Source: an optimization exercise on an open RTL-to-GDS flow (aim: small area and few clock cycles per item). Production flows keep margins and buffers that such runs may drop. In this exercise RTL edits were held to simulation tests only and were not proved equivalent to the original. No activity file was given, so power comes from the tool's default toggle rates.

Fig. 1: the metal 2 layer
Scale bar: 200 um.
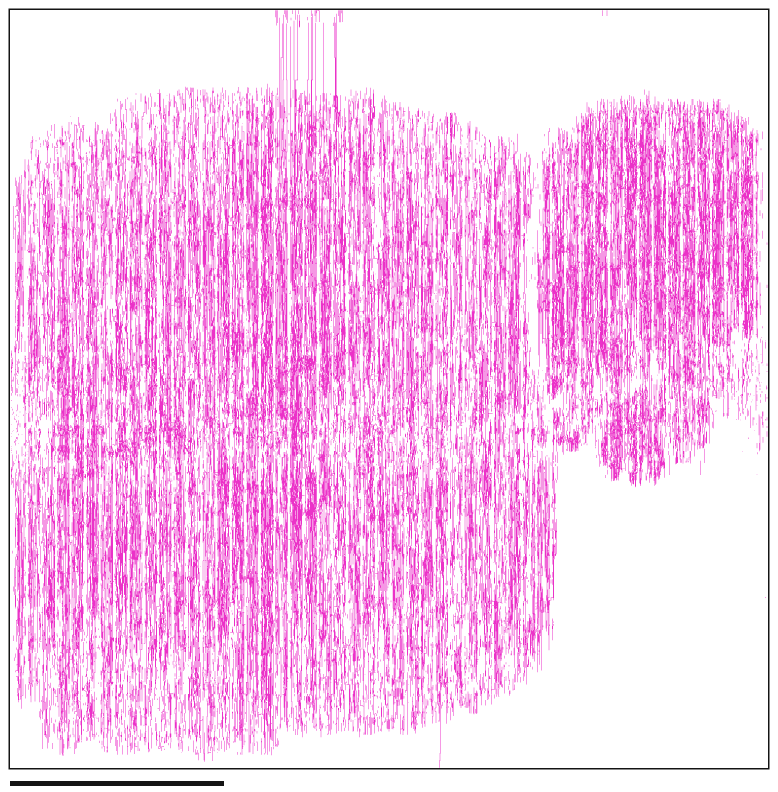
Fig. 2: sequential cells colored by netlist name
Other sequential cells in the stronger gray, the rest of the logic in the fainter gray.
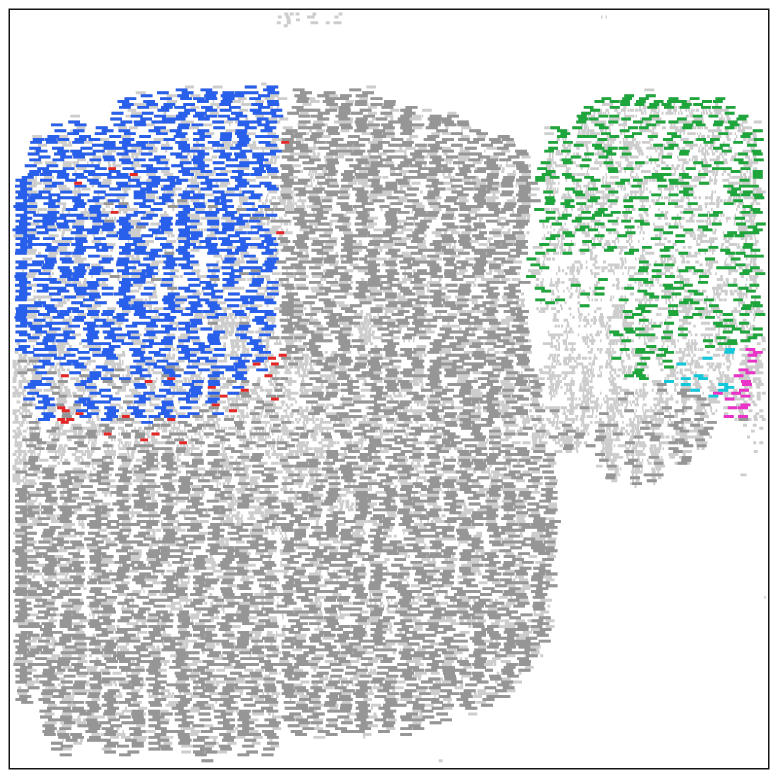
Fig. 3: wires at chosen ports, followed through buffers
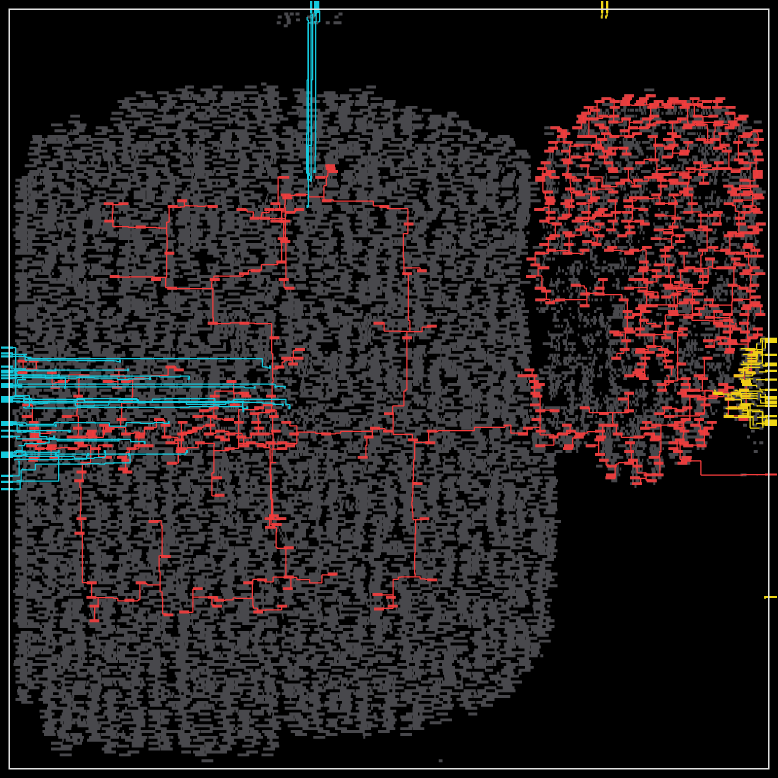
Fig. 4: routed metal, one color a layer
Two of the layers only.
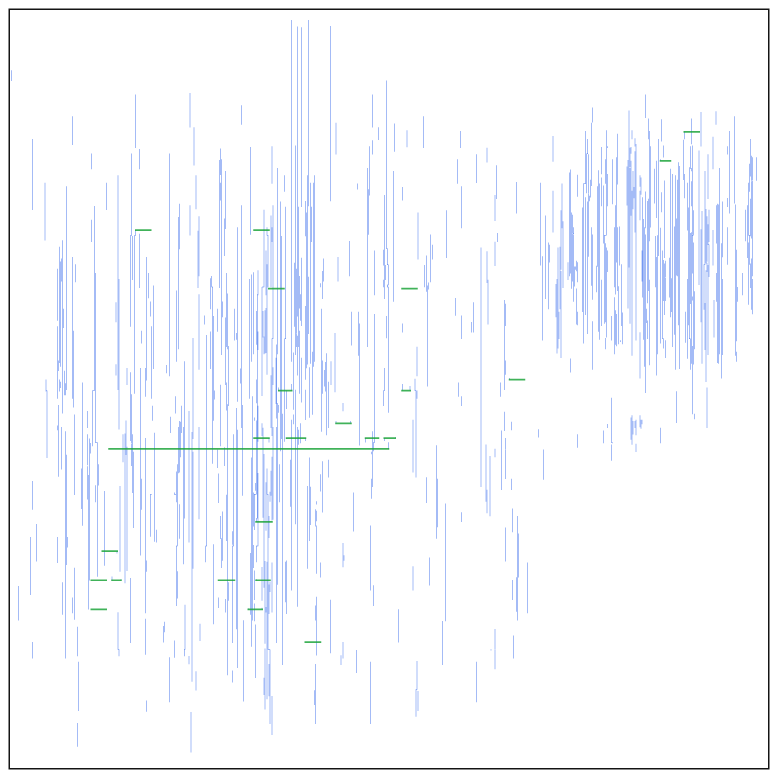
<file path="design/flow/run.sh">
#!/bin/bash
# synth_recipe.tcl (not shown) runs the flow's synth.tcl, then flattens the netlist and writes it again
# the make line also repeats each setting of config.mk as NAME=value (left out here)
make -C /OpenROAD-flow-scripts/flow DESIGN_CONFIG=/design/flow/config.mk WORK_HOME=/design/flow/orfs CLKGATE_MAP_FILE= SYNTH_SCRIPT=/design/flow/synth_recipe.tcl finish
</file>
<file path="design/flow/config.mk">
export PLATFORM = sky130hd
export DESIGN_NAME = d_cache
export DESIGN_NICKNAME = d_cache
export VERILOG_FILES = /design/flow/design.v
export SDC_FILE = /design/flow/constraint.sdc
export NUM_CORES = 4
export LEC_CHECK = 0
export CAP_MARGIN = 20
export CORE_MARGIN = 2
export CORE_UTILIZATION = 40
export PLACE_DENSITY = 0.6
export SLEW_MARGIN = 20
</file>
<file path="design/flow/constraint.sdc">
create_clock -name core_clock -period 10.0 [get_ports {i_Clk}]
set_input_delay 2.0000 -clock core_clock [delete_from_list [all_inputs] [get_ports {i_Clk}]]
set_output_delay 2.0000 -clock core_clock [all_outputs]
set_load 0.01 [all_outputs]
</file>
<file path="design/flow/design.v">
module d_cache	#(	
					parameter DATA_WIDTH = 32,
					parameter ADDRESS_WIDTH = 22,
					parameter BLOCK_OFFSET_WIDTH = 2,
					parameter ASSOCIATIVITY = 1,  
					parameter INDEX_WIDTH = 5,   
					parameter TAG_WIDTH = 21 - INDEX_WIDTH - BLOCK_OFFSET_WIDTH,
					parameter MEM_MASK_WIDTH = 3  
				)
				(	 
					input i_Clk,
					input i_Reset_n,
					input i_Valid,
					input [MEM_MASK_WIDTH-1:0] i_Mem_Mask,
					input [(TAG_WIDTH+INDEX_WIDTH+BLOCK_OFFSET_WIDTH)-1:0] i_Address,	 
					input i_Read_Write_n,
					input [DATA_WIDTH-1:0] i_Write_Data,
					output o_Ready,
					output reg o_Valid,					 
					output [DATA_WIDTH-1:0] o_Data,
					output reg o_MEM_Valid,
					output reg o_MEM_Read_Write_n,
					output reg [(TAG_WIDTH+INDEX_WIDTH+BLOCK_OFFSET_WIDTH):0] o_MEM_Address,	 
					output reg [DATA_WIDTH-1:0] o_MEM_Data,
					input i_MEM_Valid,
					input i_MEM_Data_Read,
					input i_MEM_Last,
					input [DATA_WIDTH-1:0] i_MEM_Data
				);
	localparam DEBUG = 1'b1;
	localparam FALSE = 1'b0;
	localparam TRUE = 1'b1;
	localparam UNKNOWN = 1'bx;
	localparam READ = 1'b1;
	localparam WRITE = 1'b0;	
	wire debug; 
	reg [(TAG_WIDTH+INDEX_WIDTH+BLOCK_OFFSET_WIDTH)-1:0] r_i_Address;
	reg [BLOCK_OFFSET_WIDTH:0] r_i_BlockOffset;
	reg [INDEX_WIDTH-1:0] r_i_Index;
	reg [TAG_WIDTH-1:0] r_i_Tag;
	reg [DATA_WIDTH-1:0] r_i_Write_Data, r_o_Data;
	reg r_i_Read_Write_n;
	wire [BLOCK_OFFSET_WIDTH-1:0] i_BlockOffset = i_Address[BLOCK_OFFSET_WIDTH-1:0];
	wire [INDEX_WIDTH-1:0] i_Index = i_Address[INDEX_WIDTH+BLOCK_OFFSET_WIDTH-1:BLOCK_OFFSET_WIDTH];
	wire [TAG_WIDTH-1:0] i_Tag = i_Address[TAG_WIDTH+INDEX_WIDTH+BLOCK_OFFSET_WIDTH-1:INDEX_WIDTH+BLOCK_OFFSET_WIDTH];
	reg [(TAG_WIDTH<<INDEX_WIDTH)-1:0] Tag_Array;	 
	reg [(1<<INDEX_WIDTH)-1:0] Valid_Array;
	reg [(1<<INDEX_WIDTH)-1:0] Dirty_Array;
	wire [31:0] bank0readdata, bank1readdata, bank2readdata, bank3readdata;
	reg [31:0] bank0writedata, bank1writedata, bank2writedata, bank3writedata;
	reg bank0we, bank1we, bank2we, bank3we;
	reg finished_populate;
	reg [5:0] State;
	localparam STATE_READY = 0;				 
	localparam STATE_PAUSE = 1;
	localparam STATE_POPULATE = 2;				 
	localparam STATE_WRITEOUT = 3;			 
	integer i;
	reg [8:0] Gen_Count;						 
	assign o_Ready = (State==STATE_READY);
	assign debug = 0; 
	wire populate = (r_i_Read_Write_n == WRITE) && i_MEM_Valid && (Gen_Count == r_i_BlockOffset) && (State == STATE_POPULATE);
	wire [DATA_WIDTH-1:0] Populate_Data = populate ? r_i_Write_Data : i_MEM_Data;
	wire cache_hit = i_Valid && Valid_Array[i_Index] && (Tag_Array[i_Index*TAG_WIDTH +: TAG_WIDTH] == i_Tag) && !o_Valid;
	wire cache_read_hit = cache_hit && (i_Read_Write_n == READ)&& (State == STATE_READY);
	wire cache_write_hit =  cache_hit && (i_Read_Write_n == WRITE) && (State == STATE_READY);
	wire cache_miss = !cache_hit && i_Valid && !o_Valid;
	wire valid_read = (r_i_Read_Write_n == READ) && o_Valid;
	wire w_bank0we = cache_write_hit && (i_BlockOffset == 0)  || bank0we;
	wire w_bank1we = cache_write_hit && (i_BlockOffset == 1)  || bank1we;
	wire w_bank2we = cache_write_hit && (i_BlockOffset == 2)  || bank2we;
	wire w_bank3we = cache_write_hit && (i_BlockOffset == 3)  || bank3we;
	wire [DATA_WIDTH-1:0] w_bank0writedata = cache_write_hit ? i_Write_Data : bank0writedata;
	wire [DATA_WIDTH-1:0] w_bank1writedata = cache_write_hit ? i_Write_Data : bank1writedata;
	wire [DATA_WIDTH-1:0] w_bank2writedata = cache_write_hit ? i_Write_Data : bank2writedata;
	wire [DATA_WIDTH-1:0] w_bank3writedata = cache_write_hit ? i_Write_Data : bank3writedata;
	assign o_Data = r_i_BlockOffset == 0 ? bank0readdata :
					r_i_BlockOffset == 1 ? bank1readdata :
					r_i_BlockOffset == 2 ? bank2readdata :
					r_i_BlockOffset == 3 ? bank3readdata :
					r_o_Data;  
	wire [INDEX_WIDTH-1:0] bank_Index = (State == STATE_READY) ? i_Index : r_i_Index;
	cache_bank #(
					.INDEX_WIDTH(INDEX_WIDTH)
				)
				databank 
				(	 
					.i_Clk(i_Clk),
					.i_address(bank_Index),
					.i_writedata(w_bank0writedata),
					.i_we(w_bank0we),
					.o_readdata(bank0readdata)
				);
	cache_bank #(
					.INDEX_WIDTH(INDEX_WIDTH)
				)
				databank1 
				(	 
					.i_Clk(i_Clk),
					.i_address(bank_Index),
					.i_writedata(w_bank1writedata),
					.i_we(w_bank1we),
					.o_readdata(bank1readdata)
				);
	cache_bank #(
					.INDEX_WIDTH(INDEX_WIDTH)
				)
				databank2 
				(	 
					.i_Clk(i_Clk),
					.i_address(bank_Index),
					.i_writedata(w_bank2writedata),
					.i_we(w_bank2we),
					.o_readdata(bank2readdata)
				);
	cache_bank #(
					.INDEX_WIDTH(INDEX_WIDTH)
				)
				databank3 
				(	 
					.i_Clk(i_Clk),
					.i_address(bank_Index),
					.i_writedata(w_bank3writedata),
					.i_we(w_bank3we),
					.o_readdata(bank3readdata)
				);
always @(posedge i_Clk or negedge i_Reset_n)
	begin
		if( !i_Reset_n )
		begin
			State <= STATE_READY;
			o_MEM_Valid <= FALSE;
			o_Valid <= FALSE;
			bank0we <= FALSE;
			bank1we <= FALSE;
			bank2we <= FALSE;
			bank3we <= FALSE;
			finished_populate <= FALSE;
			Valid_Array <= 0;
			Dirty_Array <= 0;
			Tag_Array <= 0;
			r_i_Address <= 0;
			r_i_BlockOffset <= 0;
			r_i_Index <= 0;
			r_i_Tag <= 0;
			r_i_Write_Data <= 0;
			r_i_Read_Write_n <= 0;
			r_o_Data <= 0;
			o_MEM_Read_Write_n <= READ;
			o_MEM_Address <= 0;
			o_MEM_Data <= 0;
			Gen_Count <= 0;
			bank0writedata <= 0;
			bank1writedata <= 0;
			bank2writedata <= 0;
			bank3writedata <= 0;
		end else begin
			finished_populate <= FALSE;
			o_Valid <= FALSE;
			bank0we <= FALSE;
			bank1we <= FALSE;
			bank2we <= FALSE;
			bank3we <= FALSE;
			case(State)
				STATE_READY: begin
					if(cache_read_hit) begin
					  r_i_Read_Write_n <= READ;
						o_Valid <= TRUE;
						r_i_BlockOffset <= i_BlockOffset;
						if(debug)						
							$display("read hit %x outputs %x", i_Address, r_o_Data);
					end else if(cache_write_hit) begin
						r_i_Read_Write_n <= WRITE;
						o_Valid <= TRUE;
						Dirty_Array[i_Index] <= TRUE;
						if(debug)
							$display("write hit %x to %x", i_Write_Data, i_Address);
					end else if(cache_miss) begin  
						r_i_Address <= i_Address;
						r_i_BlockOffset <= i_BlockOffset;
						r_i_Index <= i_Index;
						r_i_Tag <= i_Tag;
						r_i_Write_Data <= i_Write_Data;
						r_i_Read_Write_n <= i_Read_Write_n;
						o_MEM_Valid <= TRUE;
						if(!Valid_Array[i_Index] || !Dirty_Array[i_Index]) begin
							Gen_Count <= 0;
							State <= STATE_POPULATE;
							o_MEM_Read_Write_n <= READ;
							o_MEM_Address <= {i_Tag,i_Index,{BLOCK_OFFSET_WIDTH+1{1'b0}}};
							if(debug)
								$display("read miss on address %x", i_Address);
						end else if(Dirty_Array[i_Index]) begin
							Gen_Count <= 0;
							State <= STATE_WRITEOUT;
							o_MEM_Read_Write_n <= WRITE;
							o_MEM_Address <= {Tag_Array[i_Index*TAG_WIDTH +: TAG_WIDTH],i_Index,{BLOCK_OFFSET_WIDTH+1{1'b0}}};	
							if(debug)
								$display("write miss %x to %x", i_Write_Data, i_Address);
						end
					end
				end
				STATE_WRITEOUT: begin  
					o_MEM_Read_Write_n <= WRITE;
					if(i_MEM_Data_Read) begin
						case( Gen_Count )
							0:	o_MEM_Data <= bank0readdata;  
							1:	o_MEM_Data <= bank1readdata;
							2:	o_MEM_Data <= bank2readdata;
							3:	o_MEM_Data <= bank3readdata;		 
							default:	$display("Warning: Invalid Gen Count value @ d_cache writeout");
						endcase
						if(i_MEM_Last) begin
							Gen_Count <= 0;
							State <= STATE_POPULATE;
							o_MEM_Valid <= TRUE;
							o_MEM_Address <= {r_i_Tag,r_i_Index,{BLOCK_OFFSET_WIDTH+1{1'b0}}};
							o_MEM_Read_Write_n <= READ;								
							Dirty_Array[r_i_Index] <= FALSE;	 
						end else begin
							Gen_Count <= Gen_Count + 9'd1;
						end
					end
					else
					begin
						if (Gen_Count == 0)  o_MEM_Data <= bank0readdata;
					end
				end
				STATE_POPULATE: begin  
					if( i_MEM_Valid ) begin
						case( Gen_Count )
								0:	begin
									bank0writedata <= Populate_Data;
									bank0we <= 1;
									end
								1:	begin
									bank1writedata <= Populate_Data;
									bank1we <= 1;
									end
								2:	begin
									bank2writedata <= Populate_Data;
									bank2we <= 1;
									end
								3:	begin
									bank3writedata <= Populate_Data;
									bank3we <= 1;
									end
							default:	$display("Warning: Invalid Gen Count value @ d_cache");
						endcase
						if((Gen_Count == r_i_BlockOffset) && (r_i_Read_Write_n == READ)) begin
							r_o_Data <= Populate_Data;
							if(debug)
								$display("Populate address %h data is %h", r_i_Address, Populate_Data);
						end
						Gen_Count <= Gen_Count + 9'd1;
						if( i_MEM_Last )
						begin
							Tag_Array[r_i_Index*TAG_WIDTH +: TAG_WIDTH] <= r_i_Tag;
							Valid_Array[r_i_Index] <= TRUE;
							o_MEM_Valid <= FALSE;
							if( r_i_Read_Write_n == WRITE )
								Dirty_Array[r_i_Index] <= TRUE;
							else
								Dirty_Array[r_i_Index] <= FALSE;
							State <= STATE_PAUSE;
							r_i_BlockOffset <= 4;
						end
					end
				end
				STATE_PAUSE: begin
					o_Valid <= TRUE;
					State <= STATE_READY;
				end
			endcase
		end
	end
endmodule
module cache_bank #(	
					parameter DATA_WIDTH = 32,
					parameter TAG_WIDTH = 10,
					parameter INDEX_WIDTH = 9,   
					parameter BLOCK_OFFSET_WIDTH = 2,   
					parameter MEM_MASK_WIDTH = 3
				)
	(o_readdata, i_address, i_writedata, i_we, i_Clk);
   output reg [DATA_WIDTH-1:0] o_readdata;
   input [DATA_WIDTH-1:0] i_writedata;
   input [INDEX_WIDTH-1:0] i_address;
   input i_we, i_Clk;
   reg [DATA_WIDTH-1:0] mem [0:(1<<INDEX_WIDTH)-1];
    always @(posedge i_Clk) begin
        if (i_we)
            mem[i_address] <= i_writedata;
        o_readdata <= mem[i_address];
   end
endmodule
</file>
==> metrics.cfg <==
[outcome]
status=complete, no violations

[yosys]
yosysSeqAreaShare=0.736
yosysTopAreaCell=edfxtp_1
ys_warn_count=2
synth.area.top_cells=edfxtp_1 62%, mux4_2 13%, dfrtp_1 10%, nand2_1 2.0%, a22oi_1 2.0%
yosysTopAreaCellShare=0.622
synth-seq-cells=5020
netlist_area_sq_mm=0.198

[run]
cap_violations=0

[cts]
cts.clk_slew.worst_paths_ns=0.06
cts_hold_buf=0
post_cts_buffers=0
cts.repair.resized=0
clkSinkCount=5020
cts_made_buffers=523
cts_max_level=6
cts-root-buf=clkbuf_16
clk_latency_ns=1.08

[die]
rows=258
dieArea_sq_mm=0.500
core_area_sq_mm=0.493
initial_utilization=0.401
dieWidth_um=707

[worst_setup_path]
cp-startpoint=i_Address[4]
cp_top_family=simple AND/OR/NAND/NOR gates
crit_chain=buf_6 -> buf_12 -> mux4_2 -> mux2i_1 -> mux2i_1 -> xnor2_1 -> o22ai_1 -> or4_1 -> or4_1 -> nor3_4 -> buf_12 -> nand2_1 -> nand2_1
r2r-end=Tag_Array[182]$_DFFE_PN0P_
arrival_ns=8.38
cp.depth=13
cp.required_ns=10.64
critPathBufInv=3
max_stage_delay_ns=1.06
cp-start-kind=input port
crit_type=in -> reg
r2r_cells=15
slowest_stage=nand2_1
critPathMaxFanout=83

[layout]
drive_gt1_frac=0.230
seqCellArea_sq_mm=0.145
final_common_cell=edfxtp_1
final_nets=11600
syn_to_final_growth_pct=15.4
layout.cells.non_filler=18400
mostFrequentLayoutCells=4096 x edfxtp_1, 1105 x mux4_2, 1057 x nand2_1, 795 x dfrtp_1, 648 x o21ai_0
multi_input_area_sq_mm=0.0507
fillers=41200

[routing]
top_layer=met5
dr_wl_met3_mm=78.4
drt-met1-wl_mm=250
wl_met2_mm=294
drc_errors=0
dr.pass1.iters=10
drtAntennaViolNets=0

[min_path]
min_to=Valid_Array[6]$_DFFE_PN0P_
holdCritPathClass=reg -> reg
min_delay_path_depth=1

[pwr]
intPower_uw=48100
power_per_cell_area_mw_per_mm2=362
seq_power_share=0.342
p_sw_frac=0.418
cellLeakagePower_uw=0.0763

[sta]
tightestPinTransition_ns=1.35
fin_crit_sh=0.774
finalHoldViolCount=0
clock-skew-final_ns=0.111
tns_ns=0
slew_headroom=0.0935
period_needed_ns=7.74
slew_violations=0

[global_route]
antenna_found_initial=53
grt_max_degree=184
grt_pass1_wl_mm=905
gr-total-overflow=0

[placed_design]
placed_cell_area_sq_mm=0.211
globalplace.congestion=0.955
dp_hpwl_mm=383
io_buffer_count=178

Testbench counts, summed over its fixed seeds: cycles 143,608, requests 24,000.
-- Fig. 1 (at the start) --
main direction = vertical
nets with wire on the layer = 10262
share of all routed wire = 45%
wire length on this layer = 294 mm
longest straight run = 222 um
via count: 115000
final WL: 660 mm
M2 GR Usage: 0.388

-- Fig. 2 (at the start) --
o_MEM_Address -> magenta  # placed flops 19, where east
databank3.mem -> blue  # placed flops 1024
databank3.o_readdata -> red  # placed flops 32, where west
Tag_Array -> green  # placed flops 448
r_i_Tag -> cyan  # placed flops 14, where east
not colored = 3483

-- Fig. 3 (at the start) --
o_Data -> cyan  # bits 32, direction output, edge 27 west, 5 north, end cells 32, wire 4850 um
i_Reset_n -> red  # bits 1, direction input, edge east, end cells 796, wire 9070 um
o_MEM_Address -> yellow  # bits 22, direction output, edge 20 east, 2 north, end cells 22, wire 667 um

-- Fig. 4 (at the start) --
met4 -> blue  # wire length 37.9 mm
met5 -> green  # wire length 558 um
routed wire length per instance: 35.8 um
total track usage: 0.259

## synth_stat cells (all sizes together) (6+ instances only)
cell	number
a211oi	39
mux2i	291
dfrtp	795
a32oi	9
nor2b	15
nor2	260
and3	80
a22o	21
dfxtp	128
a222oi	32
xnor2	23
clkbuf	482
ha	25
a22oi	518
inv	42
o21bai	35
nor4	13
a21o	11
a31oi	17
a21oi	224
o21ai	661
mux2	106
o2bb2ai	119
mux4	1105
or3	6
or4	6
o211ai	11
nand4	78
o221ai	16
nor3	164
or2	11
o22ai	27
nand3	62
nand2	1065
o31ai	9
xor2	8
nand2b	19
buf	204
a221o	21
and2	10
o311ai	6
edfxtp	4096
## flip-flops by register name, indices dropped and copies added, names as in the netlist, 448 cells and up
signal / flops
databank.mem: 1024
databank1.mem: 1024
databank2.mem: 1024
databank3.mem: 1024
Tag_Array: 448
## per-layer routing
layer,global-route usage,vias up
met4,0.127,48
met5,0.0135,-
met1,0.342,61200
met3,0.0812,1524
met2,0.388,7269
li1,-,45300
## layout make-up
cell class              instances  area share
clock buffers                 714      0.0628
repair buffers                680      0.0285
inverters                      43    0.000708
diodes                         69    0.000757
well taps                    6500      0.0357
multi-input cells            5189       0.222
flip-flops and latches       5020       0.638
clock inverters               234      0.0112
## cell families after synthesis
| kind of cell | after synthesis | share of synthesized area |
|---|---|---|
| simple gates | 1806 | 0.0393 |
| fa+ha+maj | 30 | 0.00209 |
| xor+xnor | 31 | 0.00137 |
| compound gates | 1817 | 0.0596 |
| buf+inv | 729 | 0.0146 |
| mux | 1502 | 0.147 |
| other cells | 1 | 0.0000190 |
| flops | 5020 | 0.736 |
## power groups by stage
stage / clock (uW) / combinational [uW] / sequential [uW]
2_1_floorplan: 0 / 17900 / 27600
4_1_cts: 19500 / 33900 / 28200
3_3_place_gp: 0 / 33200 / 28500
5_1_grt: 20300 / 35700 / 28400
6_report: 19300 / 35000 / 28300
3_5_place_dp: 0 / 33700 / 28600
## stage by stage
step / power [uW] / utilization / hold WS [ns] / worst slack [ns]
after global routing: 84400 / 0.462 / 0.489 / 2.26
after CTS: 81600 / 0.462 / 0.476 / 2.53
after detailed placement: 62300 / 0.428 / 0.460 / 1.44
final: 82600 / 0.463 / 0.473 / 2.26
after global placement: 61700 / 0.428 / 0.453 / 1.49
after floorplan: 45500 / - / 0.423 / 2.07

## afterwards: timing with drivers on the ports
In the flow no input, the clock included, has a driving cell. The finished layout below was timed again as built, in two steps.
Step 1, drivers: a clkbuf_16 drives i_Clk and a buf_2 each remaining input, both assumed.
Step 2 adds t to the input delays and takes it off the output delays; t is the mean of the earliest and latest rising clock arrival at the registers after step 1. Input paths then give back, and output paths get back, about the clock's delay inside the block.
a / b / c = ideal / step 1 / step 2; a / b = the first two.
shift t [ns]: 1.151
slack for setup (ns): 2.263 / 2.322 / 1.170
worst setup path at the end: input to register
worst register clock-pin slew, ns: 0.07 / 0.07
After both steps this run still meets setup and hold. The setup slack of this run moves by +0.059 ns with the drivers and by -1.093 ns with both steps.
